Source: an optimization exercise on an open RTL-to-GDS flow (aim: small area). Production flows keep margins and buffers that such runs may drop. In this exercise RTL edits were held to simulation tests only and were not proved equivalent to the original. Power figures rest on the tool's default switching activity, not on a simulated workload.

<file path="design/flow/design.v">
`timescale 1ns/10ps
module IOTDF( clk, rst, in_en, iot_in, fn_sel, busy, valid, iot_out);
input          clk;
input          rst;
input          in_en;
input  [7:0]   iot_in;
input  [2:0]   fn_sel;
output         busy;
output         valid;
output [127:0] iot_out;
parameter IDLE = 3'd0;
parameter READ = 3'd1;
reg  state, nxt_state;
reg [4:0] read_cnt, nxt_read_cnt;
reg [127:0] buffer, nxt_buffer;
reg busy_out, nxt_busy_out;
reg valid_w, valid_r;
reg [31:0] round_R, nxt_round_R, round_L, nxt_round_L;
reg [31:0] temp_R;
wire [31:0] f_out;
wire [63:0] final_cipher_temp;
reg  [63:0] final_ciphertext;
reg [63:0] init_permut;
wire encry_or_decry;
wire [47:0] sub_key;
reg cipher_flag, nxt_cipher_flag;
reg read_flag, nxt_read_flag;
reg [63:0] temp_main_key;
reg  [3:0] cmp_read_cnt, nxt_cmp_read_cnt;
reg out_cnt, nxt_out_cnt;
reg crc_flag, nxt_crc_flag;
reg  [127:0] TOP_LAST_1, nxt_TOP_LAST_1, TOP_LAST_2, nxt_TOP_LAST_2;
wire [2:0] CRC3_result ;
wire enable_12, enable_3, enable_45;
wire fn4_enable_top_last_1, enable_top_last_2;
wire enable_out_cnt;
wire enable_busy;
wire enable_cmp_cnt;
assign encry_or_decry = (fn_sel == 3'b001) ? 1 : 0;
F_FUNCTION f0 (.R(round_R) ,.L(round_L) ,.K_in(sub_key) ,.f_out(f_out) );
SUB_KEY    s0 (.clk(clk) ,.rst(rst) ,.main_key(temp_main_key) ,.sub_key(sub_key) ,.rounds(read_cnt) ,.encry_or_decry(encry_or_decry) ,.fn_sel(fn_sel));
assign fn4_enable_top_last_1 = (((fn_sel == 4 || fn_sel == 5) && ((read_cnt == 1) || ((read_cnt == 4) && (out_cnt)) || (read_cnt == 6 && cmp_read_cnt == 0))) || ((fn_sel == 1 || fn_sel == 2) && ((read_cnt == 1) && read_flag))) ? 1 : 0;
assign enable_top_last_2 = ((fn_sel == 4 || fn_sel == 5) && ((read_cnt == 1) || ((read_cnt == 4) && (out_cnt))) || (read_cnt == 6 && cmp_read_cnt == 0)) ? 1 : 0;
always @(*) begin
    if (fn_sel ==4) begin
        if (read_cnt == 1) begin
            if (buffer > TOP_LAST_1) begin
                nxt_TOP_LAST_1 = buffer;
            end
            else nxt_TOP_LAST_1 = TOP_LAST_1;
        end
        else if ((read_cnt == 4) && (out_cnt)) begin
            nxt_TOP_LAST_1 = 0;
        end
        else nxt_TOP_LAST_1 = TOP_LAST_1;
    end
    else if (fn_sel ==5) begin
        if (read_cnt == 6 && cmp_read_cnt == 0) begin
            nxt_TOP_LAST_1 = 128'hFFFF_FFFF_FFFF_FFFF_FFFF_FFFF_FFFF_FFFF;
        end
        else if (read_cnt == 1) begin
            if (buffer < TOP_LAST_1) begin
                nxt_TOP_LAST_1 = buffer;
            end
            else nxt_TOP_LAST_1 = TOP_LAST_1;
        end
        else if ((read_cnt == 4) && (out_cnt)) begin
            nxt_TOP_LAST_1 = 128'hFFFF_FFFF_FFFF_FFFF_FFFF_FFFF_FFFF_FFFF;
        end
        else nxt_TOP_LAST_1 = TOP_LAST_1;        
    end
    else if (fn_sel == 1 || fn_sel == 2) begin
        if ((read_cnt == 1) && read_flag) begin         
            nxt_TOP_LAST_1 = {buffer[127:64],64'b0};
        end
        else nxt_TOP_LAST_1 = TOP_LAST_1;
    end    
    else nxt_TOP_LAST_1 = TOP_LAST_1;   
end
always @(*) begin
    if (fn_sel == 4) begin
        if (read_cnt == 1) begin
            if (buffer > TOP_LAST_1) begin
                nxt_TOP_LAST_2 = TOP_LAST_1;
            end
            else if (buffer > TOP_LAST_2) begin
                nxt_TOP_LAST_2 = buffer;
            end
            else nxt_TOP_LAST_2 = TOP_LAST_2;
        end
        else if ((read_cnt == 4) && (out_cnt)) begin
            nxt_TOP_LAST_2 = 0;
        end
        else nxt_TOP_LAST_2 = TOP_LAST_2;
    end
    else if (fn_sel == 5) begin
        if (read_cnt == 6 && cmp_read_cnt == 0) begin
            nxt_TOP_LAST_2 = 128'hFFFF_FFFF_FFFF_FFFF_FFFF_FFFF_FFFF_FFFF;
        end        
        else if (read_cnt == 1) begin
            if (buffer < TOP_LAST_1) begin
                nxt_TOP_LAST_2 = TOP_LAST_1;
            end
            else if (buffer < TOP_LAST_2) begin
                nxt_TOP_LAST_2 = buffer;
            end
            else nxt_TOP_LAST_2 = TOP_LAST_2;
        end
        else if ((read_cnt == 4) && (out_cnt)) begin
            nxt_TOP_LAST_2 = 128'hFFFF_FFFF_FFFF_FFFF_FFFF_FFFF_FFFF_FFFF;
        end
        else nxt_TOP_LAST_2 = TOP_LAST_2;        
    end
    else nxt_TOP_LAST_2 = TOP_LAST_2;  
end
always @(*) begin
    if ((cmp_read_cnt == 8) && (read_cnt == 0)) begin
        nxt_out_cnt = 1'b1;
    end
    else if ((cmp_read_cnt == 0) && (read_cnt == 5)) begin
        nxt_out_cnt = 1'b0;
    end
    else nxt_out_cnt = out_cnt;
end
assign enable_out_cnt = ( (cmp_read_cnt == 8) && (read_cnt == 0) || (cmp_read_cnt == 0) && (read_cnt == 5)) ? 1 : 0;
always @(*) begin
    if (in_en) begin
        nxt_buffer[127:120] = iot_in;
        nxt_buffer[119:0]   = buffer[127:8];
    end
    else nxt_buffer = buffer;
end
assign enable_busy = (!IDLE) ? 1 : 0;
always @(*) begin
    if ((fn_sel == 4) || (fn_sel == 5) || (fn_sel == 3) || (fn_sel == 1) || (fn_sel == 2)) begin   
        nxt_busy_out = 1'b0;
    end
    else nxt_busy_out = 1'b1;
end
assign busy = busy_out;
always @(*) begin
    if (read_cnt == 15) begin
        nxt_read_cnt = 0;
    end
    else if (state == READ) begin
        nxt_read_cnt = read_cnt + 1;
    end
    else if (state != READ) begin
        nxt_read_cnt = 0;
    end
    else nxt_read_cnt = read_cnt;
end
assign enable_cmp_cnt = ( (read_cnt == 15) || ((cmp_read_cnt == 8))) ? 1: 0;
always @(*) begin
    if (read_cnt == 15) begin
        nxt_cmp_read_cnt = cmp_read_cnt + 1;
    end
    else if ((cmp_read_cnt == 8)) begin
        nxt_cmp_read_cnt = 0;
    end
    else nxt_cmp_read_cnt = cmp_read_cnt;
end
always @(*) begin
    if (read_cnt == 0 && cmp_read_cnt == 2) begin 
        nxt_cipher_flag = 1'b1;
    end
    else nxt_cipher_flag = cipher_flag;
end
always @(*) begin
    if ((cmp_read_cnt == 1) && (read_cnt == 0)) begin
        nxt_read_flag = 1'b1;
    end
    else nxt_read_flag = read_flag;
end
always @(*) begin   
    if (read_flag && (read_cnt == 1)) begin
        nxt_round_R = init_permut[31:0];
    end
    else begin
        nxt_round_R = f_out;
    end
end
always @(*) begin 
    if (read_flag && (read_cnt == 1)) begin
        nxt_round_L = init_permut[63:32];
    end
    else nxt_round_L = round_R;
end
always @(*) begin
    if (read_cnt == 1) begin
        temp_main_key = buffer[127:64];
    end
    else temp_main_key = TOP_LAST_1[127:64];
end
assign final_cipher_temp = {f_out,round_R};
assign iot_out = (((fn_sel == 4) || (fn_sel == 5)) && (out_cnt == 1'b1) && (read_cnt == 2)) ? TOP_LAST_1: 
                 (((fn_sel == 4) || (fn_sel == 5)) && (out_cnt == 1'b1) && (read_cnt == 3)) ? TOP_LAST_2 : 
                 ( fn_sel == 3) ? {125'b0,CRC3_result} :
                   {TOP_LAST_1[127:64],final_ciphertext};
always @(*) begin
    if (((fn_sel == 1) || (fn_sel == 2)) && cipher_flag && (read_cnt == 1)) begin
        valid_w = 1'b1;
    end
    else if ((fn_sel == 3) && (crc_flag) && (read_cnt == 1)) begin   
        valid_w = 1'b1;
    end
    else if (((fn_sel == 4) || (fn_sel == 5)) && (out_cnt == 1'b1) && (read_cnt == 2)) begin  
        valid_w = 1'b1;
    end
    else if (((fn_sel == 4) || (fn_sel == 5)) && (out_cnt == 1'b1) && (read_cnt == 3)) begin
        valid_w = 1'b1;
    end
    else valid_w = 1'b0;
end
assign valid = valid_w;
assign CRC3_result = CRC3_CCITT(buffer);
function  [2:0] CRC3_CCITT;
    input [127:0] data; 
    reg [2:0] crc;
    integer i;
    reg data_in, data_out;
    parameter polynomial = 3'h6; 
    begin
        crc = 3'd0;
        for (i = 0; i < 128; i = i + 1) begin
            data_in = data[127-i];
            data_out = crc[2];
            crc = crc << 1; 
            if (data_in ^ data_out) begin
                crc = crc ^ polynomial;
            end
        end
        CRC3_CCITT = crc;
    end
endfunction
always @(*) begin
    if (cmp_read_cnt == 1 && read_cnt ==0) begin
        nxt_crc_flag = 1'b1;
    end
    else nxt_crc_flag = crc_flag;
end
always @(*) begin
    init_permut[63] = buffer[6];
    init_permut[62] = buffer[14];
    init_permut[61] = buffer[22];
    init_permut[60] = buffer[30];
    init_permut[59] = buffer[38];
    init_permut[58] = buffer[46];
    init_permut[57] = buffer[54];
    init_permut[56] = buffer[62];
    init_permut[55] = buffer[4];
    init_permut[54] = buffer[12];
    init_permut[53] = buffer[20];
    init_permut[52] = buffer[28];
    init_permut[51] = buffer[36];
    init_permut[50] = buffer[44];
    init_permut[49] = buffer[52];
    init_permut[48] = buffer[60];
    init_permut[47] = buffer[2];
    init_permut[46] = buffer[10];
    init_permut[45] = buffer[18];
    init_permut[44] = buffer[26];
    init_permut[43] = buffer[34];
    init_permut[42] = buffer[42];
    init_permut[41] = buffer[50];
    init_permut[40] = buffer[58];
    init_permut[39] = buffer[0];
    init_permut[38] = buffer[8];
    init_permut[37] = buffer[16];
    init_permut[36] = buffer[24];
    init_permut[35] = buffer[32];
    init_permut[34] = buffer[40];
    init_permut[33] = buffer[48];
    init_permut[32] = buffer[56];
    init_permut[31] = buffer[7];
    init_permut[30] = buffer[15];
    init_permut[29] = buffer[23];
    init_permut[28] = buffer[31];
    init_permut[27] = buffer[39];
    init_permut[26] = buffer[47];
    init_permut[25] = buffer[55];
    init_permut[24] = buffer[63];
    init_permut[23] = buffer[5];
    init_permut[22] = buffer[13];
    init_permut[21] = buffer[21];
    init_permut[20] = buffer[29];
    init_permut[19] = buffer[37];
    init_permut[18] = buffer[45];
    init_permut[17] = buffer[53];
    init_permut[16] = buffer[61];
    init_permut[15] = buffer[3];
    init_permut[14] = buffer[11];
    init_permut[13] = buffer[19];
    init_permut[12] = buffer[27];
    init_permut[11] = buffer[35];
    init_permut[10] = buffer[43];
    init_permut[9] = buffer[51];
    init_permut[8] = buffer[59];
    init_permut[7] = buffer[1];
    init_permut[6] = buffer[9];
    init_permut[5] = buffer[17];
    init_permut[4] = buffer[25];
    init_permut[3] = buffer[33];
    init_permut[2] = buffer[41];
    init_permut[1] = buffer[49];
    init_permut[0] = buffer[57];
end
always @(*) begin
    final_ciphertext[63] = final_cipher_temp[24];
    final_ciphertext[62] = final_cipher_temp[56];
    final_ciphertext[61] = final_cipher_temp[16];
    final_ciphertext[60] = final_cipher_temp[48];
    final_ciphertext[59] = final_cipher_temp[8];
    final_ciphertext[58] = final_cipher_temp[40];
    final_ciphertext[57] = final_cipher_temp[0];
    final_ciphertext[56] = final_cipher_temp[32];
    final_ciphertext[55] = final_cipher_temp[25];
    final_ciphertext[54] = final_cipher_temp[57];
    final_ciphertext[53] = final_cipher_temp[17];
    final_ciphertext[52] = final_cipher_temp[49];
    final_ciphertext[51] = final_cipher_temp[9];
    final_ciphertext[50] = final_cipher_temp[41];
    final_ciphertext[49] = final_cipher_temp[1];
    final_ciphertext[48] = final_cipher_temp[33];
    final_ciphertext[47] = final_cipher_temp[26];
    final_ciphertext[46] = final_cipher_temp[58];
    final_ciphertext[45] = final_cipher_temp[18];
    final_ciphertext[44] = final_cipher_temp[50];
    final_ciphertext[43] = final_cipher_temp[10];
    final_ciphertext[42] = final_cipher_temp[42];
    final_ciphertext[41] = final_cipher_temp[2];
    final_ciphertext[40] = final_cipher_temp[34];
    final_ciphertext[39] = final_cipher_temp[27];
    final_ciphertext[38] = final_cipher_temp[59];
    final_ciphertext[37] = final_cipher_temp[19];
    final_ciphertext[36] = final_cipher_temp[51];
    final_ciphertext[35] = final_cipher_temp[11];
    final_ciphertext[34] = final_cipher_temp[43];
    final_ciphertext[33] = final_cipher_temp[3];
    final_ciphertext[32] = final_cipher_temp[35];
    final_ciphertext[31] = final_cipher_temp[28];
    final_ciphertext[30] = final_cipher_temp[60];
    final_ciphertext[29] = final_cipher_temp[20];
    final_ciphertext[28] = final_cipher_temp[52];
    final_ciphertext[27] = final_cipher_temp[12];
    final_ciphertext[26] = final_cipher_temp[44];
    final_ciphertext[25] = final_cipher_temp[4];
    final_ciphertext[24] = final_cipher_temp[36];
    final_ciphertext[23] = final_cipher_temp[29];
    final_ciphertext[22] = final_cipher_temp[61];
    final_ciphertext[21] = final_cipher_temp[21];
    final_ciphertext[20] = final_cipher_temp[53];
    final_ciphertext[19] = final_cipher_temp[13];
    final_ciphertext[18] = final_cipher_temp[45];
    final_ciphertext[17] = final_cipher_temp[5];
    final_ciphertext[16] = final_cipher_temp[37];
    final_ciphertext[15] = final_cipher_temp[30];
    final_ciphertext[14] = final_cipher_temp[62];
    final_ciphertext[13] = final_cipher_temp[22];
    final_ciphertext[12] = final_cipher_temp[54];
    final_ciphertext[11] = final_cipher_temp[14];
    final_ciphertext[10] = final_cipher_temp[46];
    final_ciphertext[9] = final_cipher_temp[6];
    final_ciphertext[8] = final_cipher_temp[38];
    final_ciphertext[7] = final_cipher_temp[31];
    final_ciphertext[6] = final_cipher_temp[63];
    final_ciphertext[5] = final_cipher_temp[23];
    final_ciphertext[4] = final_cipher_temp[55];
    final_ciphertext[3] = final_cipher_temp[15];
    final_ciphertext[2] = final_cipher_temp[47];
    final_ciphertext[1] = final_cipher_temp[7];
    final_ciphertext[0] = final_cipher_temp[39];
end
always @(*) begin
    case (state)
        IDLE: nxt_state = READ;  
        READ: begin              
            nxt_state = state;
        end 
        default: nxt_state = state;
    endcase
end
assign enable_12 = (fn_sel == 1 || fn_sel == 2) ? 1 : 0;
assign enable_3  = (fn_sel == 3) ? 1 : 0;
assign enable_45 = (fn_sel == 4 || fn_sel == 5) ? 1 : 0;
always @(posedge clk or posedge rst) begin
    if (rst) begin
        round_R <= 0;
        round_L <= 0;
        cipher_flag <= 0;      
    end
    else begin
        if (enable_12) begin
            round_R <= nxt_round_R;
            round_L <= nxt_round_L;
            cipher_flag <= nxt_cipher_flag;         
        end
        else begin
            round_R <= round_R;
            round_L <= round_L;
            cipher_flag <= cipher_flag;          
        end
    end
end
always @(posedge clk or posedge rst) begin
    if (rst) begin
        crc_flag <= 0;
    end
    else begin
        if (enable_3) begin
            crc_flag <= nxt_crc_flag;
        end
        else begin
            crc_flag <= crc_flag;
        end
    end
end
always @(posedge clk or posedge rst) begin
    if (rst) begin
        out_cnt <= 0;            
    end
    else begin
        if (enable_45) begin
            out_cnt <= nxt_out_cnt;
        end 
        else begin
            out_cnt <= out_cnt;          
        end       
    end
end
always @(posedge clk or posedge rst) begin
    if (rst) begin
        TOP_LAST_1 <= 0;
    end
    else begin
        if (fn4_enable_top_last_1) begin
            TOP_LAST_1 <= nxt_TOP_LAST_1;         
        end
        else begin
            TOP_LAST_1 <= TOP_LAST_1;          
        end
    end
end
always @(posedge clk or posedge rst) begin
    if (rst) begin
        TOP_LAST_2 <= 0;
    end
    else begin
        if (enable_top_last_2) begin
            TOP_LAST_2 <= nxt_TOP_LAST_2;            
        end
        else begin
            TOP_LAST_2 <= TOP_LAST_2;            
        end
    end
end
always @(posedge clk or posedge rst) begin
    if (rst) begin
        state <= 0;
        read_cnt <= 0;
        buffer <= 0;
        busy_out <= 1'b1;
        cmp_read_cnt <= 0;      
        read_flag <= 0;
    end
    else begin
        state <= nxt_state;
        read_cnt <= nxt_read_cnt;
        buffer <= nxt_buffer;
        busy_out <= nxt_busy_out;
        cmp_read_cnt <= nxt_cmp_read_cnt;
        read_flag <= nxt_read_flag;
    end
end
endmodule
module F_FUNCTION (R, L, K_in, f_out);
    input [31:0] R;    
    input [31:0] L;
    input [47:0] K_in;
    output [31:0] f_out;   
reg  [47:0] expansion;
wire [47:0] s_temp;
reg  [31:0] p_temp;
wire  [31:0] P_LUT;
always @(*) begin
    expansion[47] = R[0];
    expansion[46] = R[31];
    expansion[45] = R[30];
    expansion[44] = R[29];
    expansion[43] = R[28];
    expansion[42] = R[27];
    expansion[41] = R[28];
    expansion[40] = R[27];
    expansion[39] = R[26];
    expansion[38] = R[25];
    expansion[37] = R[24];
    expansion[36] = R[23];
    expansion[35] = R[24];
    expansion[34] = R[23];
    expansion[33] = R[22];
    expansion[32] = R[21];
    expansion[31] = R[20];
    expansion[30] = R[19];
    expansion[29] = R[20];
    expansion[28] = R[19];
    expansion[27] = R[18];
    expansion[26] = R[17];
    expansion[25] = R[16];
    expansion[24] = R[15];
    expansion[23] = R[16];
    expansion[22] = R[15];
    expansion[21] = R[14];
    expansion[20] = R[13];
    expansion[19] = R[12];
    expansion[18] = R[11];
    expansion[17] = R[12];
    expansion[16] = R[11];
    expansion[15] = R[10];
    expansion[14] = R[9];
    expansion[13] = R[8];
    expansion[12] = R[7];
    expansion[11] = R[8];
    expansion[10] = R[7];
    expansion[9]  = R[6];
    expansion[8]  = R[5];
    expansion[7]  = R[4];
    expansion[6]  = R[3];
    expansion[5]  = R[4];
    expansion[4]  = R[3];
    expansion[3]  = R[2];
    expansion[2]  = R[1];
    expansion[1]  = R[0];
    expansion[0]  = R[31];
end
assign s_temp = expansion ^ K_in;
always @(*) begin
    case ({s_temp[47],s_temp[42]})
        2'b00:begin
            case (s_temp[46:43])
                4'b0000: p_temp[31:28] = 14;
                4'b0001: p_temp[31:28] = 4;
                4'b0010: p_temp[31:28] = 13;
                4'b0011: p_temp[31:28] = 1;
                4'b0100: p_temp[31:28] = 2;
                4'b0101: p_temp[31:28] = 15;
                4'b0110: p_temp[31:28] = 11;
                4'b0111: p_temp[31:28] = 8;
                4'b1000: p_temp[31:28] = 3;
                4'b1001: p_temp[31:28] = 10;
                4'b1010: p_temp[31:28] = 6;
                4'b1011: p_temp[31:28] = 12;
                4'b1100: p_temp[31:28] = 5;
                4'b1101: p_temp[31:28] = 9;
                4'b1110: p_temp[31:28] = 0;
                4'b1111: p_temp[31:28] = 7;
                default: p_temp[31:28] = 4; 
            endcase
        end 
        2'b01:begin
            case (s_temp[46:43])
                4'b0000: p_temp[31:28] = 0;
                4'b0001: p_temp[31:28] = 15;
                4'b0010: p_temp[31:28] = 7;
                4'b0011: p_temp[31:28] = 4;
                4'b0100: p_temp[31:28] = 14;
                4'b0101: p_temp[31:28] = 2;
                4'b0110: p_temp[31:28] = 13;
                4'b0111: p_temp[31:28] = 1;
                4'b1000: p_temp[31:28] = 10;
                4'b1001: p_temp[31:28] = 6;
                4'b1010: p_temp[31:28] = 12;
                4'b1011: p_temp[31:28] = 11;
                4'b1100: p_temp[31:28] = 9;
                4'b1101: p_temp[31:28] = 5;
                4'b1110: p_temp[31:28] = 3;
                4'b1111: p_temp[31:28] = 8;
                default: p_temp[31:28] = 0; 
            endcase
        end
        2'b10:begin
            case (s_temp[46:43])
                4'b0000: p_temp[31:28] = 4;
                4'b0001: p_temp[31:28] = 1;
                4'b0010: p_temp[31:28] = 14;
                4'b0011: p_temp[31:28] = 8;
                4'b0100: p_temp[31:28] = 13;
                4'b0101: p_temp[31:28] = 6;
                4'b0110: p_temp[31:28] = 2;
                4'b0111: p_temp[31:28] = 11;
                4'b1000: p_temp[31:28] = 15;
                4'b1001: p_temp[31:28] = 12;
                4'b1010: p_temp[31:28] = 9;
                4'b1011: p_temp[31:28] = 7;
                4'b1100: p_temp[31:28] = 3;
                4'b1101: p_temp[31:28] = 10;
                4'b1110: p_temp[31:28] = 5;
                4'b1111: p_temp[31:28] = 0;
                default: p_temp[31:28] = 0; 
            endcase
        end        
        2'b11:begin
            case (s_temp[46:43])
                4'b0000: p_temp[31:28] = 15;
                4'b0001: p_temp[31:28] = 12;
                4'b0010: p_temp[31:28] = 8;
                4'b0011: p_temp[31:28] = 2;
                4'b0100: p_temp[31:28] = 4;
                4'b0101: p_temp[31:28] = 9;
                4'b0110: p_temp[31:28] = 1;
                4'b0111: p_temp[31:28] = 7;
                4'b1000: p_temp[31:28] = 5;
                4'b1001: p_temp[31:28] = 11;
                4'b1010: p_temp[31:28] = 3;
                4'b1011: p_temp[31:28] = 14;
                4'b1100: p_temp[31:28] = 10;
                4'b1101: p_temp[31:28] = 0;
                4'b1110: p_temp[31:28] = 6;
                4'b1111: p_temp[31:28] = 13;
                default: p_temp[31:28] = 0; 
            endcase
        end        
        default: p_temp[31:28] = 0; 
    endcase
end
always @(*) begin
    case ({s_temp[41],s_temp[36]})
        2'b00:begin
            case (s_temp[40:37])
                4'b0000: p_temp[27:24] = 15;
                4'b0001: p_temp[27:24] = 1 ;
                4'b0010: p_temp[27:24] = 8 ;
                4'b0011: p_temp[27:24] = 14;
                4'b0100: p_temp[27:24] = 6;
                4'b0101: p_temp[27:24] = 11;
                4'b0110: p_temp[27:24] = 3;
                4'b0111: p_temp[27:24] = 4;
                4'b1000: p_temp[27:24] = 9;
                4'b1001: p_temp[27:24] = 7;
                4'b1010: p_temp[27:24] = 2;
                4'b1011: p_temp[27:24] = 13;
                4'b1100: p_temp[27:24] = 12;
                4'b1101: p_temp[27:24] = 0;
                4'b1110: p_temp[27:24] = 5;
                4'b1111: p_temp[27:24] = 10;
                default: p_temp[27:24] = 0;
            endcase
        end 
        2'b01:begin
            case (s_temp[40:37])
                4'b0000: p_temp[27:24] = 3;
                4'b0001: p_temp[27:24] = 13;
                4'b0010: p_temp[27:24] = 4;
                4'b0011: p_temp[27:24] = 7;
                4'b0100: p_temp[27:24] = 15;
                4'b0101: p_temp[27:24] = 2;
                4'b0110: p_temp[27:24] = 8;
                4'b0111: p_temp[27:24] = 14;
                4'b1000: p_temp[27:24] = 12;
                4'b1001: p_temp[27:24] = 0;
                4'b1010: p_temp[27:24] = 1;
                4'b1011: p_temp[27:24] = 10;
                4'b1100: p_temp[27:24] = 6;
                4'b1101: p_temp[27:24] = 9;
                4'b1110: p_temp[27:24] = 11;
                4'b1111: p_temp[27:24] = 5;
                default: p_temp[27:24] = 0;
            endcase
        end
        2'b10:begin
            case (s_temp[40:37])
                4'b0000: p_temp[27:24] = 0;
                4'b0001: p_temp[27:24] = 14;
                4'b0010: p_temp[27:24] = 7;
                4'b0011: p_temp[27:24] = 11;
                4'b0100: p_temp[27:24] = 10;
                4'b0101: p_temp[27:24] = 4;
                4'b0110: p_temp[27:24] = 13;
                4'b0111: p_temp[27:24] = 1;
                4'b1000: p_temp[27:24] = 5;
                4'b1001: p_temp[27:24] = 8;
                4'b1010: p_temp[27:24] = 12;
                4'b1011: p_temp[27:24] = 6;
                4'b1100: p_temp[27:24] = 9;
                4'b1101: p_temp[27:24] = 3;
                4'b1110: p_temp[27:24] = 2;
                4'b1111: p_temp[27:24] = 15;
                default: p_temp[27:24] = 0;
            endcase
        end        
        2'b11:begin
            case (s_temp[40:37])
                4'b0000: p_temp[27:24] = 13;
                4'b0001: p_temp[27:24] = 8;
                4'b0010: p_temp[27:24] = 10;
                4'b0011: p_temp[27:24] = 1;
                4'b0100: p_temp[27:24] = 3;
                4'b0101: p_temp[27:24] = 15;
                4'b0110: p_temp[27:24] = 4;
                4'b0111: p_temp[27:24] = 2;
                4'b1000: p_temp[27:24] = 11;
                4'b1001: p_temp[27:24] = 6;
                4'b1010: p_temp[27:24] = 7;
                4'b1011: p_temp[27:24] = 12;
                4'b1100: p_temp[27:24] = 0;
                4'b1101: p_temp[27:24] = 5;
                4'b1110: p_temp[27:24] = 14;
                4'b1111: p_temp[27:24] = 9;
                default: p_temp[27:24] = 0;
            endcase
        end        
        default: p_temp[27:24] = 0; 
    endcase
end
always @(*) begin
    case ({s_temp[35],s_temp[30]})
        2'b00:begin
            case (s_temp[34:31])
                4'b0000: p_temp[23:20] = 10;
                4'b0001: p_temp[23:20] = 0;
                4'b0010: p_temp[23:20] = 9;
                4'b0011: p_temp[23:20] = 14;
                4'b0100: p_temp[23:20] = 6;
                4'b0101: p_temp[23:20] = 3;
                4'b0110: p_temp[23:20] = 15;
                4'b0111: p_temp[23:20] = 5;
                4'b1000: p_temp[23:20] = 1;
                4'b1001: p_temp[23:20] = 13;
                4'b1010: p_temp[23:20] = 12;
                4'b1011: p_temp[23:20] = 7;
                4'b1100: p_temp[23:20] = 11;
                4'b1101: p_temp[23:20] = 4;
                4'b1110: p_temp[23:20] = 2;
                4'b1111: p_temp[23:20] = 8;
                default: p_temp[23:20] = 0;
            endcase
        end 
        2'b01:begin
            case (s_temp[34:31])
                4'b0000: p_temp[23:20] = 13;
                4'b0001: p_temp[23:20] = 7;
                4'b0010: p_temp[23:20] = 0;
                4'b0011: p_temp[23:20] = 9;
                4'b0100: p_temp[23:20] = 3;
                4'b0101: p_temp[23:20] = 4;
                4'b0110: p_temp[23:20] = 6;
                4'b0111: p_temp[23:20] = 10;
                4'b1000: p_temp[23:20] = 2;
                4'b1001: p_temp[23:20] = 8;
                4'b1010: p_temp[23:20] = 5;
                4'b1011: p_temp[23:20] = 14;
                4'b1100: p_temp[23:20] = 12;
                4'b1101: p_temp[23:20] = 11;
                4'b1110: p_temp[23:20] = 15;
                4'b1111: p_temp[23:20] = 1;
                default: p_temp[23:20] = 0;
            endcase
        end
        2'b10:begin
            case (s_temp[34:31])
                4'b0000: p_temp[23:20] = 13;
                4'b0001: p_temp[23:20] = 6;
                4'b0010: p_temp[23:20] = 4;
                4'b0011: p_temp[23:20] = 9;
                4'b0100: p_temp[23:20] = 8;
                4'b0101: p_temp[23:20] = 15;
                4'b0110: p_temp[23:20] = 3;
                4'b0111: p_temp[23:20] = 0;
                4'b1000: p_temp[23:20] = 11;
                4'b1001: p_temp[23:20] = 1;
                4'b1010: p_temp[23:20] = 2;
                4'b1011: p_temp[23:20] = 12;
                4'b1100: p_temp[23:20] = 5;
                4'b1101: p_temp[23:20] = 10;
                4'b1110: p_temp[23:20] = 14;
                4'b1111: p_temp[23:20] = 7;
                default: p_temp[23:20] = 0;
            endcase
        end        
        2'b11:begin
            case (s_temp[34:31])
                4'b0000: p_temp[23:20] = 1;
                4'b0001: p_temp[23:20] = 10;
                4'b0010: p_temp[23:20] = 13;
                4'b0011: p_temp[23:20] = 0;
                4'b0100: p_temp[23:20] = 6;
                4'b0101: p_temp[23:20] = 9;
                4'b0110: p_temp[23:20] = 8;
                4'b0111: p_temp[23:20] = 7;
                4'b1000: p_temp[23:20] = 4;
                4'b1001: p_temp[23:20] = 15;
                4'b1010: p_temp[23:20] = 14;
                4'b1011: p_temp[23:20] = 3;
                4'b1100: p_temp[23:20] = 11;
                4'b1101: p_temp[23:20] = 5;
                4'b1110: p_temp[23:20] = 2;
                4'b1111: p_temp[23:20] = 12;
                default: p_temp[23:20] = 0;
            endcase
        end        
        default: p_temp[23:20] = 0; 
    endcase
end
always @(*) begin
    case ({s_temp[29],s_temp[24]})
        2'b00:begin
            case (s_temp[28:25])
                4'b0000: p_temp[19:16] = 7;
                4'b0001: p_temp[19:16] = 13;
                4'b0010: p_temp[19:16] = 14;
                4'b0011: p_temp[19:16] = 3;
                4'b0100: p_temp[19:16] = 0;
                4'b0101: p_temp[19:16] = 6;
                4'b0110: p_temp[19:16] = 9;
                4'b0111: p_temp[19:16] = 10;
                4'b1000: p_temp[19:16] = 1;
                4'b1001: p_temp[19:16] = 2;
                4'b1010: p_temp[19:16] = 8;
                4'b1011: p_temp[19:16] = 5;
                4'b1100: p_temp[19:16] = 11;
                4'b1101: p_temp[19:16] = 12;
                4'b1110: p_temp[19:16] = 4;
                4'b1111: p_temp[19:16] = 15;
                default: p_temp[19:16] = 0;
            endcase
        end 
        2'b01:begin
            case (s_temp[28:25])
                4'b0000: p_temp[19:16] = 13;
                4'b0001: p_temp[19:16] = 8;
                4'b0010: p_temp[19:16] = 11;
                4'b0011: p_temp[19:16] = 5;
                4'b0100: p_temp[19:16] = 6;
                4'b0101: p_temp[19:16] = 15;
                4'b0110: p_temp[19:16] = 0;
                4'b0111: p_temp[19:16] = 3;
                4'b1000: p_temp[19:16] = 4;
                4'b1001: p_temp[19:16] = 7;
                4'b1010: p_temp[19:16] = 2;
                4'b1011: p_temp[19:16] = 12;
                4'b1100: p_temp[19:16] = 1;
                4'b1101: p_temp[19:16] = 10;
                4'b1110: p_temp[19:16] = 14;
                4'b1111: p_temp[19:16] = 9;
                default: p_temp[19:16] = 0;
            endcase
        end
        2'b10:begin
            case (s_temp[28:25])
                4'b0000: p_temp[19:16] = 10;
                4'b0001: p_temp[19:16] = 6;
                4'b0010: p_temp[19:16] = 9;
                4'b0011: p_temp[19:16] = 0;
                4'b0100: p_temp[19:16] = 12;
                4'b0101: p_temp[19:16] = 11;
                4'b0110: p_temp[19:16] = 7;
                4'b0111: p_temp[19:16] = 13;
                4'b1000: p_temp[19:16] = 15;
                4'b1001: p_temp[19:16] = 1;
                4'b1010: p_temp[19:16] = 3;
                4'b1011: p_temp[19:16] = 14;
                4'b1100: p_temp[19:16] = 5;
                4'b1101: p_temp[19:16] = 2;
                4'b1110: p_temp[19:16] = 8;
                4'b1111: p_temp[19:16] = 4;
                default: p_temp[19:16] = 0;
            endcase
        end        
        2'b11:begin
            case (s_temp[28:25])
                4'b0000: p_temp[19:16] = 3;
                4'b0001: p_temp[19:16] = 15;
                4'b0010: p_temp[19:16] = 0;
                4'b0011: p_temp[19:16] = 6;
                4'b0100: p_temp[19:16] = 10;
                4'b0101: p_temp[19:16] = 1;
                4'b0110: p_temp[19:16] = 13;
                4'b0111: p_temp[19:16] = 8;
                4'b1000: p_temp[19:16] = 9;
                4'b1001: p_temp[19:16] = 4;
                4'b1010: p_temp[19:16] = 5;
                4'b1011: p_temp[19:16] = 11;
                4'b1100: p_temp[19:16] = 12;
                4'b1101: p_temp[19:16] = 7;
                4'b1110: p_temp[19:16] = 2;
                4'b1111: p_temp[19:16] = 14;
                default: p_temp[19:16] = 0;
            endcase
        end        
        default: p_temp[19:16] = 0; 
    endcase
end
always @(*) begin
    case ({s_temp[23],s_temp[18]})
        2'b00:begin
            case (s_temp[22:19])
                4'b0000: p_temp[15:12] = 2;
                4'b0001: p_temp[15:12] = 12;
                4'b0010: p_temp[15:12] = 4;
                4'b0011: p_temp[15:12] = 1;
                4'b0100: p_temp[15:12] = 7;
                4'b0101: p_temp[15:12] = 10;
                4'b0110: p_temp[15:12] = 11;
                4'b0111: p_temp[15:12] = 6;
                4'b1000: p_temp[15:12] = 8;
                4'b1001: p_temp[15:12] = 5;
                4'b1010: p_temp[15:12] = 3;
                4'b1011: p_temp[15:12] = 15;
                4'b1100: p_temp[15:12] = 13;
                4'b1101: p_temp[15:12] = 0;
                4'b1110: p_temp[15:12] = 14;
                4'b1111: p_temp[15:12] = 9;
                default: p_temp[15:12] = 0;
            endcase
        end 
        2'b01:begin
            case (s_temp[22:19])
                4'b0000: p_temp[15:12] = 14;
                4'b0001: p_temp[15:12] = 11;
                4'b0010: p_temp[15:12] = 2;
                4'b0011: p_temp[15:12] = 12;
                4'b0100: p_temp[15:12] = 4;
                4'b0101: p_temp[15:12] = 7;
                4'b0110: p_temp[15:12] = 13;
                4'b0111: p_temp[15:12] = 1;
                4'b1000: p_temp[15:12] = 5;
                4'b1001: p_temp[15:12] = 0;
                4'b1010: p_temp[15:12] = 15;
                4'b1011: p_temp[15:12] = 10;
                4'b1100: p_temp[15:12] = 3;
                4'b1101: p_temp[15:12] = 9;
                4'b1110: p_temp[15:12] = 8;
                4'b1111: p_temp[15:12] = 6;
                default: p_temp[15:12] = 0;
            endcase
        end
        2'b10:begin
            case (s_temp[22:19])
                4'b0000: p_temp[15:12] = 4;
                4'b0001: p_temp[15:12] = 2;
                4'b0010: p_temp[15:12] = 1;
                4'b0011: p_temp[15:12] = 11;
                4'b0100: p_temp[15:12] = 10;
                4'b0101: p_temp[15:12] = 13;
                4'b0110: p_temp[15:12] = 7;
                4'b0111: p_temp[15:12] = 8;
                4'b1000: p_temp[15:12] = 15;
                4'b1001: p_temp[15:12] = 9;
                4'b1010: p_temp[15:12] = 12;
                4'b1011: p_temp[15:12] = 5;
                4'b1100: p_temp[15:12] = 6;
                4'b1101: p_temp[15:12] = 3;
                4'b1110: p_temp[15:12] = 0;
                4'b1111: p_temp[15:12] = 14;
                default: p_temp[15:12] = 0;
            endcase
        end        
        2'b11:begin
            case (s_temp[22:19])
                4'b0000: p_temp[15:12] = 11;
                4'b0001: p_temp[15:12] = 8;
                4'b0010: p_temp[15:12] = 12;
                4'b0011: p_temp[15:12] = 7;
                4'b0100: p_temp[15:12] = 1;
                4'b0101: p_temp[15:12] = 14;
                4'b0110: p_temp[15:12] = 2;
                4'b0111: p_temp[15:12] = 13;
                4'b1000: p_temp[15:12] = 6;
                4'b1001: p_temp[15:12] = 15;
                4'b1010: p_temp[15:12] = 0;
                4'b1011: p_temp[15:12] = 9;
                4'b1100: p_temp[15:12] = 10;
                4'b1101: p_temp[15:12] = 4;
                4'b1110: p_temp[15:12] = 5;
                4'b1111: p_temp[15:12] = 3;
                default: p_temp[15:12] = 0;
            endcase
        end        
        default: p_temp[15:12] = 0; 
    endcase
end
always @(*) begin
    case ({s_temp[17],s_temp[12]})
        2'b00:begin
            case (s_temp[16:13])
                4'b0000: p_temp[11:8] = 12;
                4'b0001: p_temp[11:8] = 1;
                4'b0010: p_temp[11:8] = 10;
                4'b0011: p_temp[11:8] = 15;
                4'b0100: p_temp[11:8] = 9;
                4'b0101: p_temp[11:8] = 2;
                4'b0110: p_temp[11:8] = 6;
                4'b0111: p_temp[11:8] = 8;
                4'b1000: p_temp[11:8] = 0;
                4'b1001: p_temp[11:8] = 13;
                4'b1010: p_temp[11:8] = 3;
                4'b1011: p_temp[11:8] = 4;
                4'b1100: p_temp[11:8] = 14;
                4'b1101: p_temp[11:8] = 7;
                4'b1110: p_temp[11:8] = 5;
                4'b1111: p_temp[11:8] = 11;
                default: p_temp[11:8] = 0;
            endcase
        end 
        2'b01:begin
            case (s_temp[16:13])
                4'b0000: p_temp[11:8] = 10;
                4'b0001: p_temp[11:8] = 15;
                4'b0010: p_temp[11:8] = 4;
                4'b0011: p_temp[11:8] = 2;
                4'b0100: p_temp[11:8] = 7;
                4'b0101: p_temp[11:8] = 12;
                4'b0110: p_temp[11:8] = 9;
                4'b0111: p_temp[11:8] = 5;
                4'b1000: p_temp[11:8] = 6;
                4'b1001: p_temp[11:8] = 1;
                4'b1010: p_temp[11:8] = 13;
                4'b1011: p_temp[11:8] = 14;
                4'b1100: p_temp[11:8] = 0;
                4'b1101: p_temp[11:8] = 11;
                4'b1110: p_temp[11:8] = 3;
                4'b1111: p_temp[11:8] = 8;
                default: p_temp[11:8] = 0;
            endcase
        end
        2'b10:begin
            case (s_temp[16:13])
                4'b0000: p_temp[11:8] = 9;
                4'b0001: p_temp[11:8] = 14;
                4'b0010: p_temp[11:8] = 15;
                4'b0011: p_temp[11:8] = 5;
                4'b0100: p_temp[11:8] = 2;
                4'b0101: p_temp[11:8] = 8;
                4'b0110: p_temp[11:8] = 12;
                4'b0111: p_temp[11:8] = 3;
                4'b1000: p_temp[11:8] = 7;
                4'b1001: p_temp[11:8] = 0;
                4'b1010: p_temp[11:8] = 4;
                4'b1011: p_temp[11:8] = 10;
                4'b1100: p_temp[11:8] = 1;
                4'b1101: p_temp[11:8] = 13;
                4'b1110: p_temp[11:8] = 11;
                4'b1111: p_temp[11:8] = 6;
                default: p_temp[11:8] = 0;
            endcase
        end        
        2'b11:begin
            case (s_temp[16:13])
                4'b0000: p_temp[11:8] = 4;
                4'b0001: p_temp[11:8] = 3;
                4'b0010: p_temp[11:8] = 2;
                4'b0011: p_temp[11:8] = 12;
                4'b0100: p_temp[11:8] = 9;
                4'b0101: p_temp[11:8] = 5;
                4'b0110: p_temp[11:8] = 15;
                4'b0111: p_temp[11:8] = 10;
                4'b1000: p_temp[11:8] = 11;
                4'b1001: p_temp[11:8] = 14;
                4'b1010: p_temp[11:8] = 1;
                4'b1011: p_temp[11:8] = 7;
                4'b1100: p_temp[11:8] = 6;
                4'b1101: p_temp[11:8] = 0;
                4'b1110: p_temp[11:8] = 8;
                4'b1111: p_temp[11:8] = 13;
                default: p_temp[11:8] = 0;
            endcase
        end        
        default: p_temp[11:8] = 0; 
    endcase
end
always @(*) begin
    case ({s_temp[11],s_temp[6]})
        2'b00:begin
            case (s_temp[10:7])
                4'b0000: p_temp[7:4] = 4;
                4'b0001: p_temp[7:4] = 11;
                4'b0010: p_temp[7:4] = 2;
                4'b0011: p_temp[7:4] = 14;
                4'b0100: p_temp[7:4] = 15;
                4'b0101: p_temp[7:4] = 0;
                4'b0110: p_temp[7:4] = 8;
                4'b0111: p_temp[7:4] = 13;
                4'b1000: p_temp[7:4] = 3;
                4'b1001: p_temp[7:4] = 12;
                4'b1010: p_temp[7:4] = 9;
                4'b1011: p_temp[7:4] = 7;
                4'b1100: p_temp[7:4] = 5;
                4'b1101: p_temp[7:4] = 10;
                4'b1110: p_temp[7:4] = 6;
                4'b1111: p_temp[7:4] = 1;
                default: p_temp[7:4] = 0;
            endcase
        end 
        2'b01:begin
            case (s_temp[10:7])
                4'b0000: p_temp[7:4] = 13;
                4'b0001: p_temp[7:4] = 0;
                4'b0010: p_temp[7:4] = 11;
                4'b0011: p_temp[7:4] = 7;
                4'b0100: p_temp[7:4] = 4;
                4'b0101: p_temp[7:4] = 9;
                4'b0110: p_temp[7:4] = 1;
                4'b0111: p_temp[7:4] = 10;
                4'b1000: p_temp[7:4] = 14;
                4'b1001: p_temp[7:4] = 3;
                4'b1010: p_temp[7:4] = 5;
                4'b1011: p_temp[7:4] = 12;
                4'b1100: p_temp[7:4] = 2;
                4'b1101: p_temp[7:4] = 15;
                4'b1110: p_temp[7:4] = 8;
                4'b1111: p_temp[7:4] = 6;
                default: p_temp[7:4] = 0;
            endcase
        end
        2'b10:begin
            case (s_temp[10:7])
                4'b0000: p_temp[7:4] = 1;
                4'b0001: p_temp[7:4] = 4;
                4'b0010: p_temp[7:4] = 11;
                4'b0011: p_temp[7:4] = 13;
                4'b0100: p_temp[7:4] = 12;
                4'b0101: p_temp[7:4] = 3;
                4'b0110: p_temp[7:4] = 7;
                4'b0111: p_temp[7:4] = 14;
                4'b1000: p_temp[7:4] = 10;
                4'b1001: p_temp[7:4] = 15;
                4'b1010: p_temp[7:4] = 6;
                4'b1011: p_temp[7:4] = 8;
                4'b1100: p_temp[7:4] = 0;
                4'b1101: p_temp[7:4] = 5;
                4'b1110: p_temp[7:4] = 9;
                4'b1111: p_temp[7:4] = 2;
                default: p_temp[7:4] = 0;
            endcase
        end        
        2'b11:begin
            case (s_temp[10:7])
                4'b0000: p_temp[7:4] = 6;
                4'b0001: p_temp[7:4] = 11;
                4'b0010: p_temp[7:4] = 13;
                4'b0011: p_temp[7:4] = 8;
                4'b0100: p_temp[7:4] = 1;
                4'b0101: p_temp[7:4] = 4;
                4'b0110: p_temp[7:4] = 10;
                4'b0111: p_temp[7:4] = 7;
                4'b1000: p_temp[7:4] = 9;
                4'b1001: p_temp[7:4] = 5;
                4'b1010: p_temp[7:4] = 0;
                4'b1011: p_temp[7:4] = 15;
                4'b1100: p_temp[7:4] = 14;
                4'b1101: p_temp[7:4] = 2;
                4'b1110: p_temp[7:4] = 3;
                4'b1111: p_temp[7:4] = 12;
                default: p_temp[7:4] = 0;
            endcase
        end        
        default: p_temp[7:4] = 0; 
    endcase
end
always @(*) begin
    case ({s_temp[5],s_temp[0]})
        2'b00:begin
            case (s_temp[4:1])
                4'b0000: p_temp[3:0] = 13;
                4'b0001: p_temp[3:0] = 2;
                4'b0010: p_temp[3:0] = 8;
                4'b0011: p_temp[3:0] = 4;
                4'b0100: p_temp[3:0] = 6;
                4'b0101: p_temp[3:0] = 15;
                4'b0110: p_temp[3:0] = 11;
                4'b0111: p_temp[3:0] = 1;
                4'b1000: p_temp[3:0] = 10;
                4'b1001: p_temp[3:0] = 9;
                4'b1010: p_temp[3:0] = 3;
                4'b1011: p_temp[3:0] = 14;
                4'b1100: p_temp[3:0] = 5;
                4'b1101: p_temp[3:0] = 0;
                4'b1110: p_temp[3:0] = 12;
                4'b1111: p_temp[3:0] = 7;
                default: p_temp[3:0] = 0;
            endcase
        end 
        2'b01:begin
            case (s_temp[4:1])
                4'b0000: p_temp[3:0] = 1;
                4'b0001: p_temp[3:0] = 15;
                4'b0010: p_temp[3:0] = 13;
                4'b0011: p_temp[3:0] = 8;
                4'b0100: p_temp[3:0] = 10;
                4'b0101: p_temp[3:0] = 3;
                4'b0110: p_temp[3:0] = 7;
                4'b0111: p_temp[3:0] = 4;
                4'b1000: p_temp[3:0] = 12;
                4'b1001: p_temp[3:0] = 5;
                4'b1010: p_temp[3:0] = 6;
                4'b1011: p_temp[3:0] = 11;
                4'b1100: p_temp[3:0] = 0;
                4'b1101: p_temp[3:0] = 14;
                4'b1110: p_temp[3:0] = 9;
                4'b1111: p_temp[3:0] = 2;
                default: p_temp[3:0] = 0;
            endcase
        end
        2'b10:begin
            case (s_temp[4:1])
                4'b0000: p_temp[3:0] = 7;
                4'b0001: p_temp[3:0] = 11;
                4'b0010: p_temp[3:0] = 4;
                4'b0011: p_temp[3:0] = 1;
                4'b0100: p_temp[3:0] = 9;
                4'b0101: p_temp[3:0] = 12;
                4'b0110: p_temp[3:0] = 14;
                4'b0111: p_temp[3:0] = 2;
                4'b1000: p_temp[3:0] = 0;
                4'b1001: p_temp[3:0] = 6;
                4'b1010: p_temp[3:0] = 10;
                4'b1011: p_temp[3:0] = 13;
                4'b1100: p_temp[3:0] = 15;
                4'b1101: p_temp[3:0] = 3;
                4'b1110: p_temp[3:0] = 5;
                4'b1111: p_temp[3:0] = 8;
                default: p_temp[3:0] = 0;
            endcase
        end        
        2'b11:begin
            case (s_temp[4:1])
                4'b0000: p_temp[3:0] = 2;
                4'b0001: p_temp[3:0] = 1;
                4'b0010: p_temp[3:0] = 14;
                4'b0011: p_temp[3:0] = 7;
                4'b0100: p_temp[3:0] = 4;
                4'b0101: p_temp[3:0] = 10;
                4'b0110: p_temp[3:0] = 8;
                4'b0111: p_temp[3:0] = 13;
                4'b1000: p_temp[3:0] = 15;
                4'b1001: p_temp[3:0] = 12;
                4'b1010: p_temp[3:0] = 9;
                4'b1011: p_temp[3:0] = 0;
                4'b1100: p_temp[3:0] = 3;
                4'b1101: p_temp[3:0] = 5;
                4'b1110: p_temp[3:0] = 6;
                4'b1111: p_temp[3:0] = 11;
                default: p_temp[3:0] = 0;
            endcase
        end        
        default: p_temp[3:0] = 0; 
    endcase
end
    assign P_LUT[31] = p_temp[16];
    assign P_LUT[30] = p_temp[25];
    assign P_LUT[29] = p_temp[12];
    assign P_LUT[28] = p_temp[11];
    assign P_LUT[27] = p_temp[3];
    assign P_LUT[26] = p_temp[20];
    assign P_LUT[25] = p_temp[4];
    assign P_LUT[24] = p_temp[15];
    assign P_LUT[23] = p_temp[31];
    assign P_LUT[22] = p_temp[17];
    assign P_LUT[21] = p_temp[9];
    assign P_LUT[20] = p_temp[6];
    assign P_LUT[19] = p_temp[27];
    assign P_LUT[18] = p_temp[14];
    assign P_LUT[17] = p_temp[1];
    assign P_LUT[16] = p_temp[22];
    assign P_LUT[15] = p_temp[30];
    assign P_LUT[14] = p_temp[24];
    assign P_LUT[13] = p_temp[8];
    assign P_LUT[12] = p_temp[18];
    assign P_LUT[11] = p_temp[0];
    assign P_LUT[10] = p_temp[5];
    assign P_LUT[9]  = p_temp[29];
    assign P_LUT[8]  = p_temp[23];
    assign P_LUT[7]  = p_temp[13];
    assign P_LUT[6]  = p_temp[19];
    assign P_LUT[5]  = p_temp[2];
    assign P_LUT[4]  = p_temp[26];
    assign P_LUT[3]  = p_temp[10];
    assign P_LUT[2]  = p_temp[21];
    assign P_LUT[1]  = p_temp[28];
    assign P_LUT[0]  = p_temp[7];
assign f_out = P_LUT ^ L;
endmodule
module SUB_KEY (clk,rst, main_key, sub_key,rounds, encry_or_decry,fn_sel);
    input clk,rst;
    input [2:0] fn_sel;
    input [63:0] main_key;
    input encry_or_decry;
    input [4:0] rounds;
    output [47:0] sub_key;
wire [55:0] cyher_key;
reg [27:0] k_tmep_1, k_tmep_2, nxt_k_tmep_1, nxt_k_tmep_2;
wire [55:0] pc2_temp;
wire enable_key;
assign enable_key = (fn_sel == 1 || fn_sel == 2) ? 1 : 0;
assign cyher_key[55] = main_key[7];
assign cyher_key[54] = main_key[15];
assign cyher_key[53] = main_key[23];
assign cyher_key[52] = main_key[31];
assign cyher_key[51] = main_key[39];
assign cyher_key[50] = main_key[47];
assign cyher_key[49] = main_key[55];
assign cyher_key[48] = main_key[63];
assign cyher_key[47] = main_key[6];
assign cyher_key[46] = main_key[14];
assign cyher_key[45] = main_key[22];
assign cyher_key[44] = main_key[30];
assign cyher_key[43] = main_key[38];
assign cyher_key[42] = main_key[46];
assign cyher_key[41] = main_key[54];
assign cyher_key[40] = main_key[62];
assign cyher_key[39] = main_key[5];
assign cyher_key[38] = main_key[13];
assign cyher_key[37] = main_key[21];
assign cyher_key[36] = main_key[29];
assign cyher_key[35] = main_key[37];
assign cyher_key[34] = main_key[45];
assign cyher_key[33] = main_key[53];
assign cyher_key[32] = main_key[61];
assign cyher_key[31] = main_key[4];
assign cyher_key[30] = main_key[12];
assign cyher_key[29] = main_key[20];
assign cyher_key[28] = main_key[28];
assign cyher_key[27] = main_key[1];
assign cyher_key[26] = main_key[9];
assign cyher_key[25] = main_key[17];
assign cyher_key[24] = main_key[25];
assign cyher_key[23] = main_key[33];
assign cyher_key[22] = main_key[41];
assign cyher_key[21] = main_key[49];
assign cyher_key[20] = main_key[57];
assign cyher_key[19] = main_key[2];
assign cyher_key[18] = main_key[10];
assign cyher_key[17] = main_key[18];
assign cyher_key[16] = main_key[26];
assign cyher_key[15] = main_key[34];
assign cyher_key[14] = main_key[42];
assign cyher_key[13] = main_key[50];
assign cyher_key[12] = main_key[58];
assign cyher_key[11] = main_key[3];
assign cyher_key[10] = main_key[11];
assign cyher_key[9] = main_key[19];
assign cyher_key[8] = main_key[27];
assign cyher_key[7] = main_key[35];
assign cyher_key[6] = main_key[43];
assign cyher_key[5] = main_key[51];
assign cyher_key[4] = main_key[59];
assign cyher_key[3] = main_key[36];
assign cyher_key[2] = main_key[44];
assign cyher_key[1] = main_key[52];
assign cyher_key[0] = main_key[60];
always @(*) begin
    case (rounds)
        1:begin
            if (encry_or_decry) begin 
                nxt_k_tmep_1 = {cyher_key[26:0],cyher_key[27]};
                nxt_k_tmep_2 = {cyher_key[54:28],cyher_key[55]};
            end
            else begin       
                nxt_k_tmep_1 = cyher_key[27:0];
                nxt_k_tmep_2 = cyher_key[55:28];
            end
        end 
        2:begin
            if (encry_or_decry) begin
                nxt_k_tmep_1 = {cyher_key[25:0],cyher_key[27:26]}; 
                nxt_k_tmep_2 = {cyher_key[53:28],cyher_key[55:54]};                
            end
            else begin   
                nxt_k_tmep_1 = {cyher_key[0],cyher_key[27:1]}; 
                nxt_k_tmep_2 = {cyher_key[28],cyher_key[55:29]};                  
            end
        end
        3:begin  
            if (encry_or_decry) begin
                nxt_k_tmep_1 = {cyher_key[23:0],cyher_key[27:24]}; 
                nxt_k_tmep_2 = {cyher_key[51:28],cyher_key[55:52]};                        
            end
            else begin    
                nxt_k_tmep_1 = {cyher_key[2:0],cyher_key[27:3]}; 
                nxt_k_tmep_2 = {cyher_key[30:28],cyher_key[55:31]};                  
            end
        end
        4:begin 
            if (encry_or_decry) begin
                nxt_k_tmep_1 = {cyher_key[21:0],cyher_key[27:22]}; 
                nxt_k_tmep_2 = {cyher_key[49:28],cyher_key[55:50]};                        
            end  
            else begin    
                nxt_k_tmep_1 = {cyher_key[4:0],cyher_key[27:5]}; 
                nxt_k_tmep_2 = {cyher_key[32:28],cyher_key[55:33]};                  
            end          
        end
        5:begin  
            if (encry_or_decry) begin
                nxt_k_tmep_1 = {cyher_key[19:0],cyher_key[27:20]}; 
                nxt_k_tmep_2 = {cyher_key[47:28],cyher_key[55:48]};                        
            end   
            else begin    
                nxt_k_tmep_1 = {cyher_key[6:0],cyher_key[27:7]}; 
                nxt_k_tmep_2 = {cyher_key[34:28],cyher_key[55:35]};                  
            end                   
        end
        6:begin 
            if (encry_or_decry) begin
                nxt_k_tmep_1 = {cyher_key[17:0],cyher_key[27:18]}; 
                nxt_k_tmep_2 = {cyher_key[45:28],cyher_key[55:46]};                        
            end  
            else begin    
                nxt_k_tmep_1 = {cyher_key[8:0],cyher_key[27:9]}; 
                nxt_k_tmep_2 = {cyher_key[36:28],cyher_key[55:37]};                  
            end            
        end
        7:begin  
            if (encry_or_decry) begin
                nxt_k_tmep_1 = {cyher_key[15:0],cyher_key[27:16]};
                nxt_k_tmep_2 = {cyher_key[43:28],cyher_key[55:44]};                        
            end       
            else begin    
                nxt_k_tmep_1 = {cyher_key[10:0],cyher_key[27:11]}; 
                nxt_k_tmep_2 = {cyher_key[38:28],cyher_key[55:39]};                  
            end       
        end
        8:begin 
            if (encry_or_decry) begin
                nxt_k_tmep_1 = {cyher_key[13:0],cyher_key[27:14]}; 
                nxt_k_tmep_2 = {cyher_key[41:28],cyher_key[55:42]};                        
            end  
            else begin    
                nxt_k_tmep_1 = {cyher_key[12:0],cyher_key[27:13]}; 
                nxt_k_tmep_2 = {cyher_key[40:28],cyher_key[55:41]};                  
            end               
        end
        9:begin  
            if (encry_or_decry) begin
                nxt_k_tmep_1 = {cyher_key[12:0],cyher_key[27:13]}; 
                nxt_k_tmep_2 = {cyher_key[40:28],cyher_key[55:41]};                        
            end        
            else begin     
                nxt_k_tmep_1 = {cyher_key[13:0],cyher_key[27:14]}; 
                nxt_k_tmep_2 = {cyher_key[41:28],cyher_key[55:42]};                  
            end        
        end
        10:begin  
            if (encry_or_decry) begin
                nxt_k_tmep_1 = {cyher_key[10:0],cyher_key[27:11]}; 
                nxt_k_tmep_2 = {cyher_key[38:28],cyher_key[55:39]};                        
            end   
            else begin     
                nxt_k_tmep_1 = {cyher_key[15:0],cyher_key[27:16]}; 
                nxt_k_tmep_2 = {cyher_key[43:28],cyher_key[55:44]};                  
            end          
        end
        11:begin  
            if (encry_or_decry) begin
                nxt_k_tmep_1 = {cyher_key[8:0],cyher_key[27:9]}; 
                nxt_k_tmep_2 = {cyher_key[36:28],cyher_key[55:37]};                        
            end     
            else begin     
                nxt_k_tmep_1 = {cyher_key[17:0],cyher_key[27:18]}; 
                nxt_k_tmep_2 = {cyher_key[45:28],cyher_key[55:46]};                  
            end         
        end
        12:begin  
            if (encry_or_decry) begin
                nxt_k_tmep_1 = {cyher_key[6:0],cyher_key[27:7]}; 
                nxt_k_tmep_2 = {cyher_key[34:28],cyher_key[55:35]};                        
            end 
            else begin     
                nxt_k_tmep_1 = {cyher_key[19:0],cyher_key[27:20]}; 
                nxt_k_tmep_2 = {cyher_key[47:28],cyher_key[55:48]};                  
            end               
        end
        13:begin  
            if (encry_or_decry) begin
                nxt_k_tmep_1 = {cyher_key[4:0],cyher_key[27:5]}; 
                nxt_k_tmep_2 = {cyher_key[32:28],cyher_key[55:33]};                        
            end    
            else begin     
                nxt_k_tmep_1 = {cyher_key[21:0],cyher_key[27:22]}; 
                nxt_k_tmep_2 = {cyher_key[49:28],cyher_key[55:50]};                  
            end         
        end      
        14:begin  
            if (encry_or_decry) begin
                nxt_k_tmep_1 = {cyher_key[2:0],cyher_key[27:3]}; 
                nxt_k_tmep_2 = {cyher_key[30:28],cyher_key[55:31]};                        
            end  
            else begin     
                nxt_k_tmep_1 = {cyher_key[23:0],cyher_key[27:24]}; 
                nxt_k_tmep_2 = {cyher_key[51:28],cyher_key[55:52]};                  
            end             
        end   
        15:begin  
            if (encry_or_decry) begin
                nxt_k_tmep_1 = {cyher_key[0],cyher_key[27:1]}; 
                nxt_k_tmep_2 = {cyher_key[28],cyher_key[55:29]};                        
            end   
            else begin     
                nxt_k_tmep_1 = {cyher_key[25:0],cyher_key[27:26]}; 
                nxt_k_tmep_2 = {cyher_key[53:28],cyher_key[55:54]};                  
            end                
        end   
        0:begin
            if (encry_or_decry) begin
                nxt_k_tmep_1 = cyher_key[27:0];
                nxt_k_tmep_2 = cyher_key[55:28];                        
            end   
            else begin     
                nxt_k_tmep_1 = {cyher_key[26:0],cyher_key[27]}; 
                nxt_k_tmep_2 = {cyher_key[54:28],cyher_key[55]};                  
            end            
        end        
        default: begin
            nxt_k_tmep_1 = 28'b0; 
            nxt_k_tmep_2 = 28'b0;
        end
    endcase
end
assign pc2_temp = {k_tmep_2,k_tmep_1}; 
assign sub_key[47] = pc2_temp[42];
assign sub_key[46] = pc2_temp[39];
assign sub_key[45] = pc2_temp[45];
assign sub_key[44] = pc2_temp[32];
assign sub_key[43] = pc2_temp[55];
assign sub_key[42] = pc2_temp[51];
assign sub_key[41] = pc2_temp[53];
assign sub_key[40] = pc2_temp[28];
assign sub_key[39] = pc2_temp[41];
assign sub_key[38] = pc2_temp[50];
assign sub_key[37] = pc2_temp[35];
assign sub_key[36] = pc2_temp[46];
assign sub_key[35] = pc2_temp[33];
assign sub_key[34] = pc2_temp[37];
assign sub_key[33] = pc2_temp[44];
assign sub_key[32] = pc2_temp[52];
assign sub_key[31] = pc2_temp[30];
assign sub_key[30] = pc2_temp[48];
assign sub_key[29] = pc2_temp[40];
assign sub_key[28] = pc2_temp[49];
assign sub_key[27] = pc2_temp[29];
assign sub_key[26] = pc2_temp[36];
assign sub_key[25] = pc2_temp[43];
assign sub_key[24] = pc2_temp[54];
assign sub_key[23] = pc2_temp[15];
assign sub_key[22] = pc2_temp[4];
assign sub_key[21] = pc2_temp[25];
assign sub_key[20] = pc2_temp[19];
assign sub_key[19] = pc2_temp[9];
assign sub_key[18] = pc2_temp[1];
assign sub_key[17] = pc2_temp[26];
assign sub_key[16] = pc2_temp[16];
assign sub_key[15] = pc2_temp[5];
assign sub_key[14] = pc2_temp[11];
assign sub_key[13] = pc2_temp[23];
assign sub_key[12] = pc2_temp[8];
assign sub_key[11] = pc2_temp[12];
assign sub_key[10] = pc2_temp[7];
assign sub_key[9]  = pc2_temp[17];
assign sub_key[8]  = pc2_temp[0];
assign sub_key[7]  = pc2_temp[22];
assign sub_key[6]  = pc2_temp[3];
assign sub_key[5]  = pc2_temp[10];
assign sub_key[4]  = pc2_temp[14];
assign sub_key[3]  = pc2_temp[6];
assign sub_key[2]  = pc2_temp[20];
assign sub_key[1]  = pc2_temp[27];
assign sub_key[0]  = pc2_temp[24];
always @(posedge clk or posedge rst) begin
    if (rst) begin
        k_tmep_1 <= 0;
        k_tmep_2 <= 0;
    end
    else begin
        if (enable_key) begin
        k_tmep_1 <= nxt_k_tmep_1;
        k_tmep_2 <= nxt_k_tmep_2;           
        end
        else begin
        k_tmep_1 <= k_tmep_1;
        k_tmep_2 <= k_tmep_2;            
        end
    end
end
endmodule
</file>
<file path="design/flow/run.sh">
#!/bin/bash
# synth_recipe.tcl (not shown) runs the flow's synth.tcl, then flattens the netlist and writes it again
# the make line also repeats each setting of config.mk as NAME=value (left out here)
make -C /OpenROAD-flow-scripts/flow DESIGN_CONFIG=/design/flow/config.mk WORK_HOME=/design/flow/orfs CLKGATE_MAP_FILE= SYNTH_SCRIPT=/design/flow/synth_recipe.tcl finish
</file>
<file path="design/flow/config.mk">
export PLATFORM = sky130hd
export DESIGN_NAME = IOTDF
export DESIGN_NICKNAME = IOTDF
export VERILOG_FILES = /design/flow/design.v
export SDC_FILE = /design/flow/constraint.sdc
export NUM_CORES = 4
export LEC_CHECK = 0
export CAP_MARGIN = 20
export CORE_MARGIN = 2
export CORE_UTILIZATION = 40
export SLEW_MARGIN = 20
</file>
<file path="design/flow/constraint.sdc">
create_clock -name core_clock -period 7.0 [get_ports {clk}]
set_input_delay 1.4000 -clock core_clock [delete_from_list [all_inputs] [get_ports {clk}]]
set_output_delay 1.4000 -clock core_clock [all_outputs]
set_load 0.01 [all_outputs]
</file>
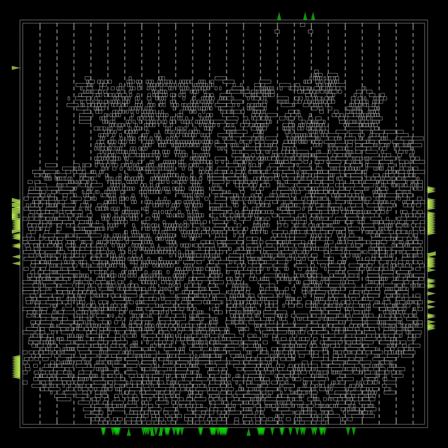
**Above:** cell outlines without signal wires.
core area: 107000 um2
Seq area share: 0.267

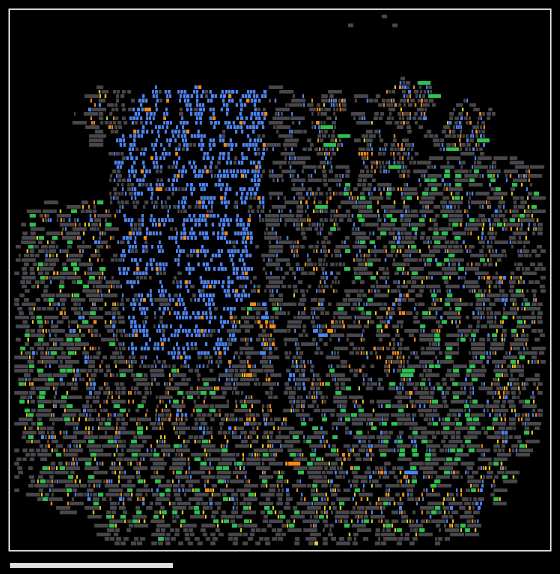
**Above:** gate families picked out.
Scale bar: 100 um.
yellow -> inverters  # cells 296
blue -> NAND gates  # cells 1507
green -> multiplexers  # cells 324
orange -> NOR gates  # cells 471, where widely spread
fin cells: 6774
commonest non-fill, non-tap cell in the layout: nand3_1

==> metrics.md <==
| Metric | Value |
|---|---|
| Hold Crit Start | `cipher_flag` |
| # DRC | `0` |
| Initial antenna violation count | `7` |
| Synth unique cells | `74` |
| Hold WS | `0.471 ns` |
| Num rows | `120` |
| Inserted Clock Buffers | `between 50 and 60` |
| Nets | `5661` |
| Endpoint class of the critical path | `output pin` |
| Status | `no timing/DRC/antenna violations` |
| Hold_buf cts | `0` |
| Worst Reg-to-Reg Cells | `10` |
| Top cell type's share of synthesized area | `0.297` |
| Syn_area_per_cell | `7.92 um2` |
| CP cell instances | `buf_4 -> xor2_1 -> inv_1 -> ha_1 -> o211a_1 -> o31ai_1 -> o21ai_0 -> a32oi_1 -> xor2_1 -> a221oi_1 -> a21oi_1 -> clkdlybuf4s50_1` |
| Via count | `44.9k` |
| CP most frequent cell | `xor2_1` |
| Hold depth | `1` |
| RR Startpoint | `read_cnt[2]` |
| Min-delay worst type | `flop to flop` |
| Post-synth ARST share | `1.00` |
| CP Class | `flop to output pin` |
| Largest net degree at the start of global routing | `164` |
| Share of cells above drive strength 1 | `0.0834` |
| Buf/Inv on CP | `3` |
| Critical Path RT | `approximately 5.6 ns` |
| Fmax | `160 MHz` |
| Mapped Area | `43000 um2` |
| Worst Skew | `0.0416 ns` |
| RSZ-0062 raised after global routing | `no` |
| Die width | `332 um` |
| First-pass GRT wire length | `274 mm` |
| Worst r2r dst | `s0.k_tmep_1[20]` |
| Die area | `110000 um2` |
| Final setup fails | `0` |
| Synth area leader | `dfrtp_1` |
| Filler cell count | `10.5k` |
| Count leader, synth | `nand3_1` |
| Ys flop type | `dfrtp_1` |
| Area Growth Syn to Fin | `11.4%` |
| Gr ovfl total | `0` |
| Initial drt markers | `7380` |
| WL/cell | `26.9 um` |
| Worst vdd ir | `0.652 mV` |
| Sequential share of the synthesized area | `0.298` |
| IO Count | `approximately 140` |
| Hold Path End | `cipher_flag` |
| R2R setup slack | `1.61 ns` |
| Final HPWL DP | `between 100 and 150 mm` |
| GP Congestion | `0.988` |
| CTS tree | `yes` |
| H-tree levels | `2` |
| Post-layout min period | `between 6 and 7 ns` |
| IO Port Bufs | `143` |
| CTS root buf | `clkbuf_16` |
| Tcrit/Tclk final | `0.895` |
| Worst Tran Pin Value | `1.31 ns` |
| Synth Instances | `5422` |
| Synth area leaders | `dfrtp_1 30%, nand3_1 9.5%, ha_1 9.5%` |
| Post_cts resized | `0` |
| Crit path largest cell delay | `between 0.6 and 0.7 ns` |
| Final Hold Fails | `0` |
| Net Count, Synth | `5761` |
| FF+latch count, synth | `511` |
| Worst setup SP type | `flop` |
| Initial core utilization | `0.402` |
| Sink Count | `511` |
| Post-CTS Setup Inserts | `0` |
| Cell family with most CP delay | `compound AO/OA/AOI/OAI gates` |
| Fin. max-slew vios | `0` |
| CP Max Fanout | `9` |
| Vert. Die Dim | `roughly 330 um` |
| Post-layout util | `0.448` |
| DRT Pass-1 Iters | `14` |
| Critical-path top delay cell | `a32oi_1` |
| Yosys warns | `3` |
| Arr. time, crit path | `4.87 ns` |
| Number of global-route vias before repair | `42.3k` |
| Antenna-violating nets left | `0` |
| GRT Overall Usage | `0.319` |
| Clk buf depth | `3` |
| Via density | `6.62` |
| # Max-Cap Violations | `0` |
| Synth cell count leaders | `818 x nand3_1, 510 x dfrtp_1, 479 x nand2_1` |
| Clock Latency Late Sink | `a little under 0.7 ns` |
| PD cells | `~620 nW/um2` |
| Final wirelength | `182 mm` |
| EDFF count, synth | `0` |
| Worst slew margin | `0.117` |
| Clock slew at reported path FFs | `~0.070 ns` |
| Leak Pwr | `20.9 nW` |
[final cells by class]
| class | count | area (um2) | share of cell area |
|---|---|---|---|
| multi-input cells | 4148 | 27400 | 0.572 |
| flip-flops and latches | 511 | 12800 | 0.267 |
| repair buffers | 306 | 2800 | 0.0584 |
| clock buffers | 86 | 1760 | 0.0368 |
| well taps | 1403 | 1760 | 0.0367 |
| inverters | 296 | 1110 | 0.0233 |
| clock inverters | 23 | 263 | 0.00549 |
| diodes | 1 | 2.50 | 0.0000523 |
[sequential cells by signal (all words and copies together), names as in the netlist, 4 cells and up]
signal	cells
buffer	128
s0.k_tmep_2	24
cmp_read_cnt	4
read_cnt	5
round_L	32
round_R	32
TOP_LAST_2	128
s0.k_tmep_1	24
TOP_LAST_1	128
[power breakdown]
group	total (mW)	internal, mW	leakage [nW]	switching [mW]
Clock	3.30	1.89	0.983	1.41
Sequential	6.28	4.22	5.87	2.06
Combinational	20.2	8.01	14.1	12.2
Total	29.8	14.1	20.9	15.7
[metal layers]
layer	part of all wire	vias to the layer above	global-route usage
met1	0.39	21500	0.419
met4	0.061	10	0.150
li1	-	19500	-
met5	0.00034	-	0
met2	0.43	2956	0.479
met3	0.12	875	0.0935
[metrics by stage]
stage	setup WS, ns	total power, mW	instances	cell area, um2	TNS (ns)
after floorplan	-1.34	18.1	5422	43000	-682.14
after global placement	1.13	25.7	6663	45800	0
after detailed placement	0.992	25.8	6663	45800	0
after CTS	0.788	29.2	6772	47800	0
after global routing	0.605	31.6	6773	47800	0
final	0.734	29.8	6774	47800	0
[worst max-delay path by stage]
stage	from	end	slack, ns	cells past startpoint
2_1_floorplan	rst	TOP_LAST_1[0]	-1.34	1
3_3_place_gp	fn_sel[2]	iot_out[127]	1.13	9
3_5_place_dp	fn_sel[2]	iot_out[127]	0.99	9
4_1_cts	round_R[4]	iot_out[56]	0.79	12
5_1_grt	round_R[29]	iot_out[48]	0.61	10
6_report	round_R[4]	iot_out[56]	0.73	12
[cells by family after synthesis]
kind of cell | count (synthesis) | share of synthesized area
simple gates | 2055 | 0.227
compound gates | 1189 | 0.177
flops | 511 | 0.298
xor+xnor | 254 | 0.0518
mux | 324 | 0.0824
other cells | 1 | 0.0000873
buf+inv | 763 | 0.0693
fa+ha+maj | 325 | 0.0947
[layout by cell type, fill, tap and decap left out, drive strengths merged, types with 176 or more instances in the layout]
cell type,netlist,final
inv,293,295
a21oi,358,358
ha,325,325
mux2i,184,184
o21ai,294,294
nand2,479,479
nand3,818,818
nand4,198,198
dfrtp,510,510
nor2,352,352
xnor2,176,176

[port drivers added, routing unchanged]
The results above use ideal ports. As a check the final layout listed here was re-extracted and re-timed, cells and wires unchanged. Step 1: set_driving_cell puts a clkbuf_16 on clk and a buf_2 on each other input, an assumption about the parent block. Step 2 moves the port delays by t, midway between the first and last clock arrival at a register: inputs arrive t later, outputs are due t later. That takes back most of the time a late clock gives input paths. Three values: no drivers, after step 1, after step 2; two values: the first two.
t (ns): 0.734
slack for setup (ns): 0.734 / 0.663 / 0.840
worst hold slack (ns): 0.471 / 0.471 / 0.471
cell pins on the clock port's net: 1
After both steps setup and hold are still met in this run. The setup slack of this run moves by -0.071 ns with the drivers and by +0.106 ns with both steps.
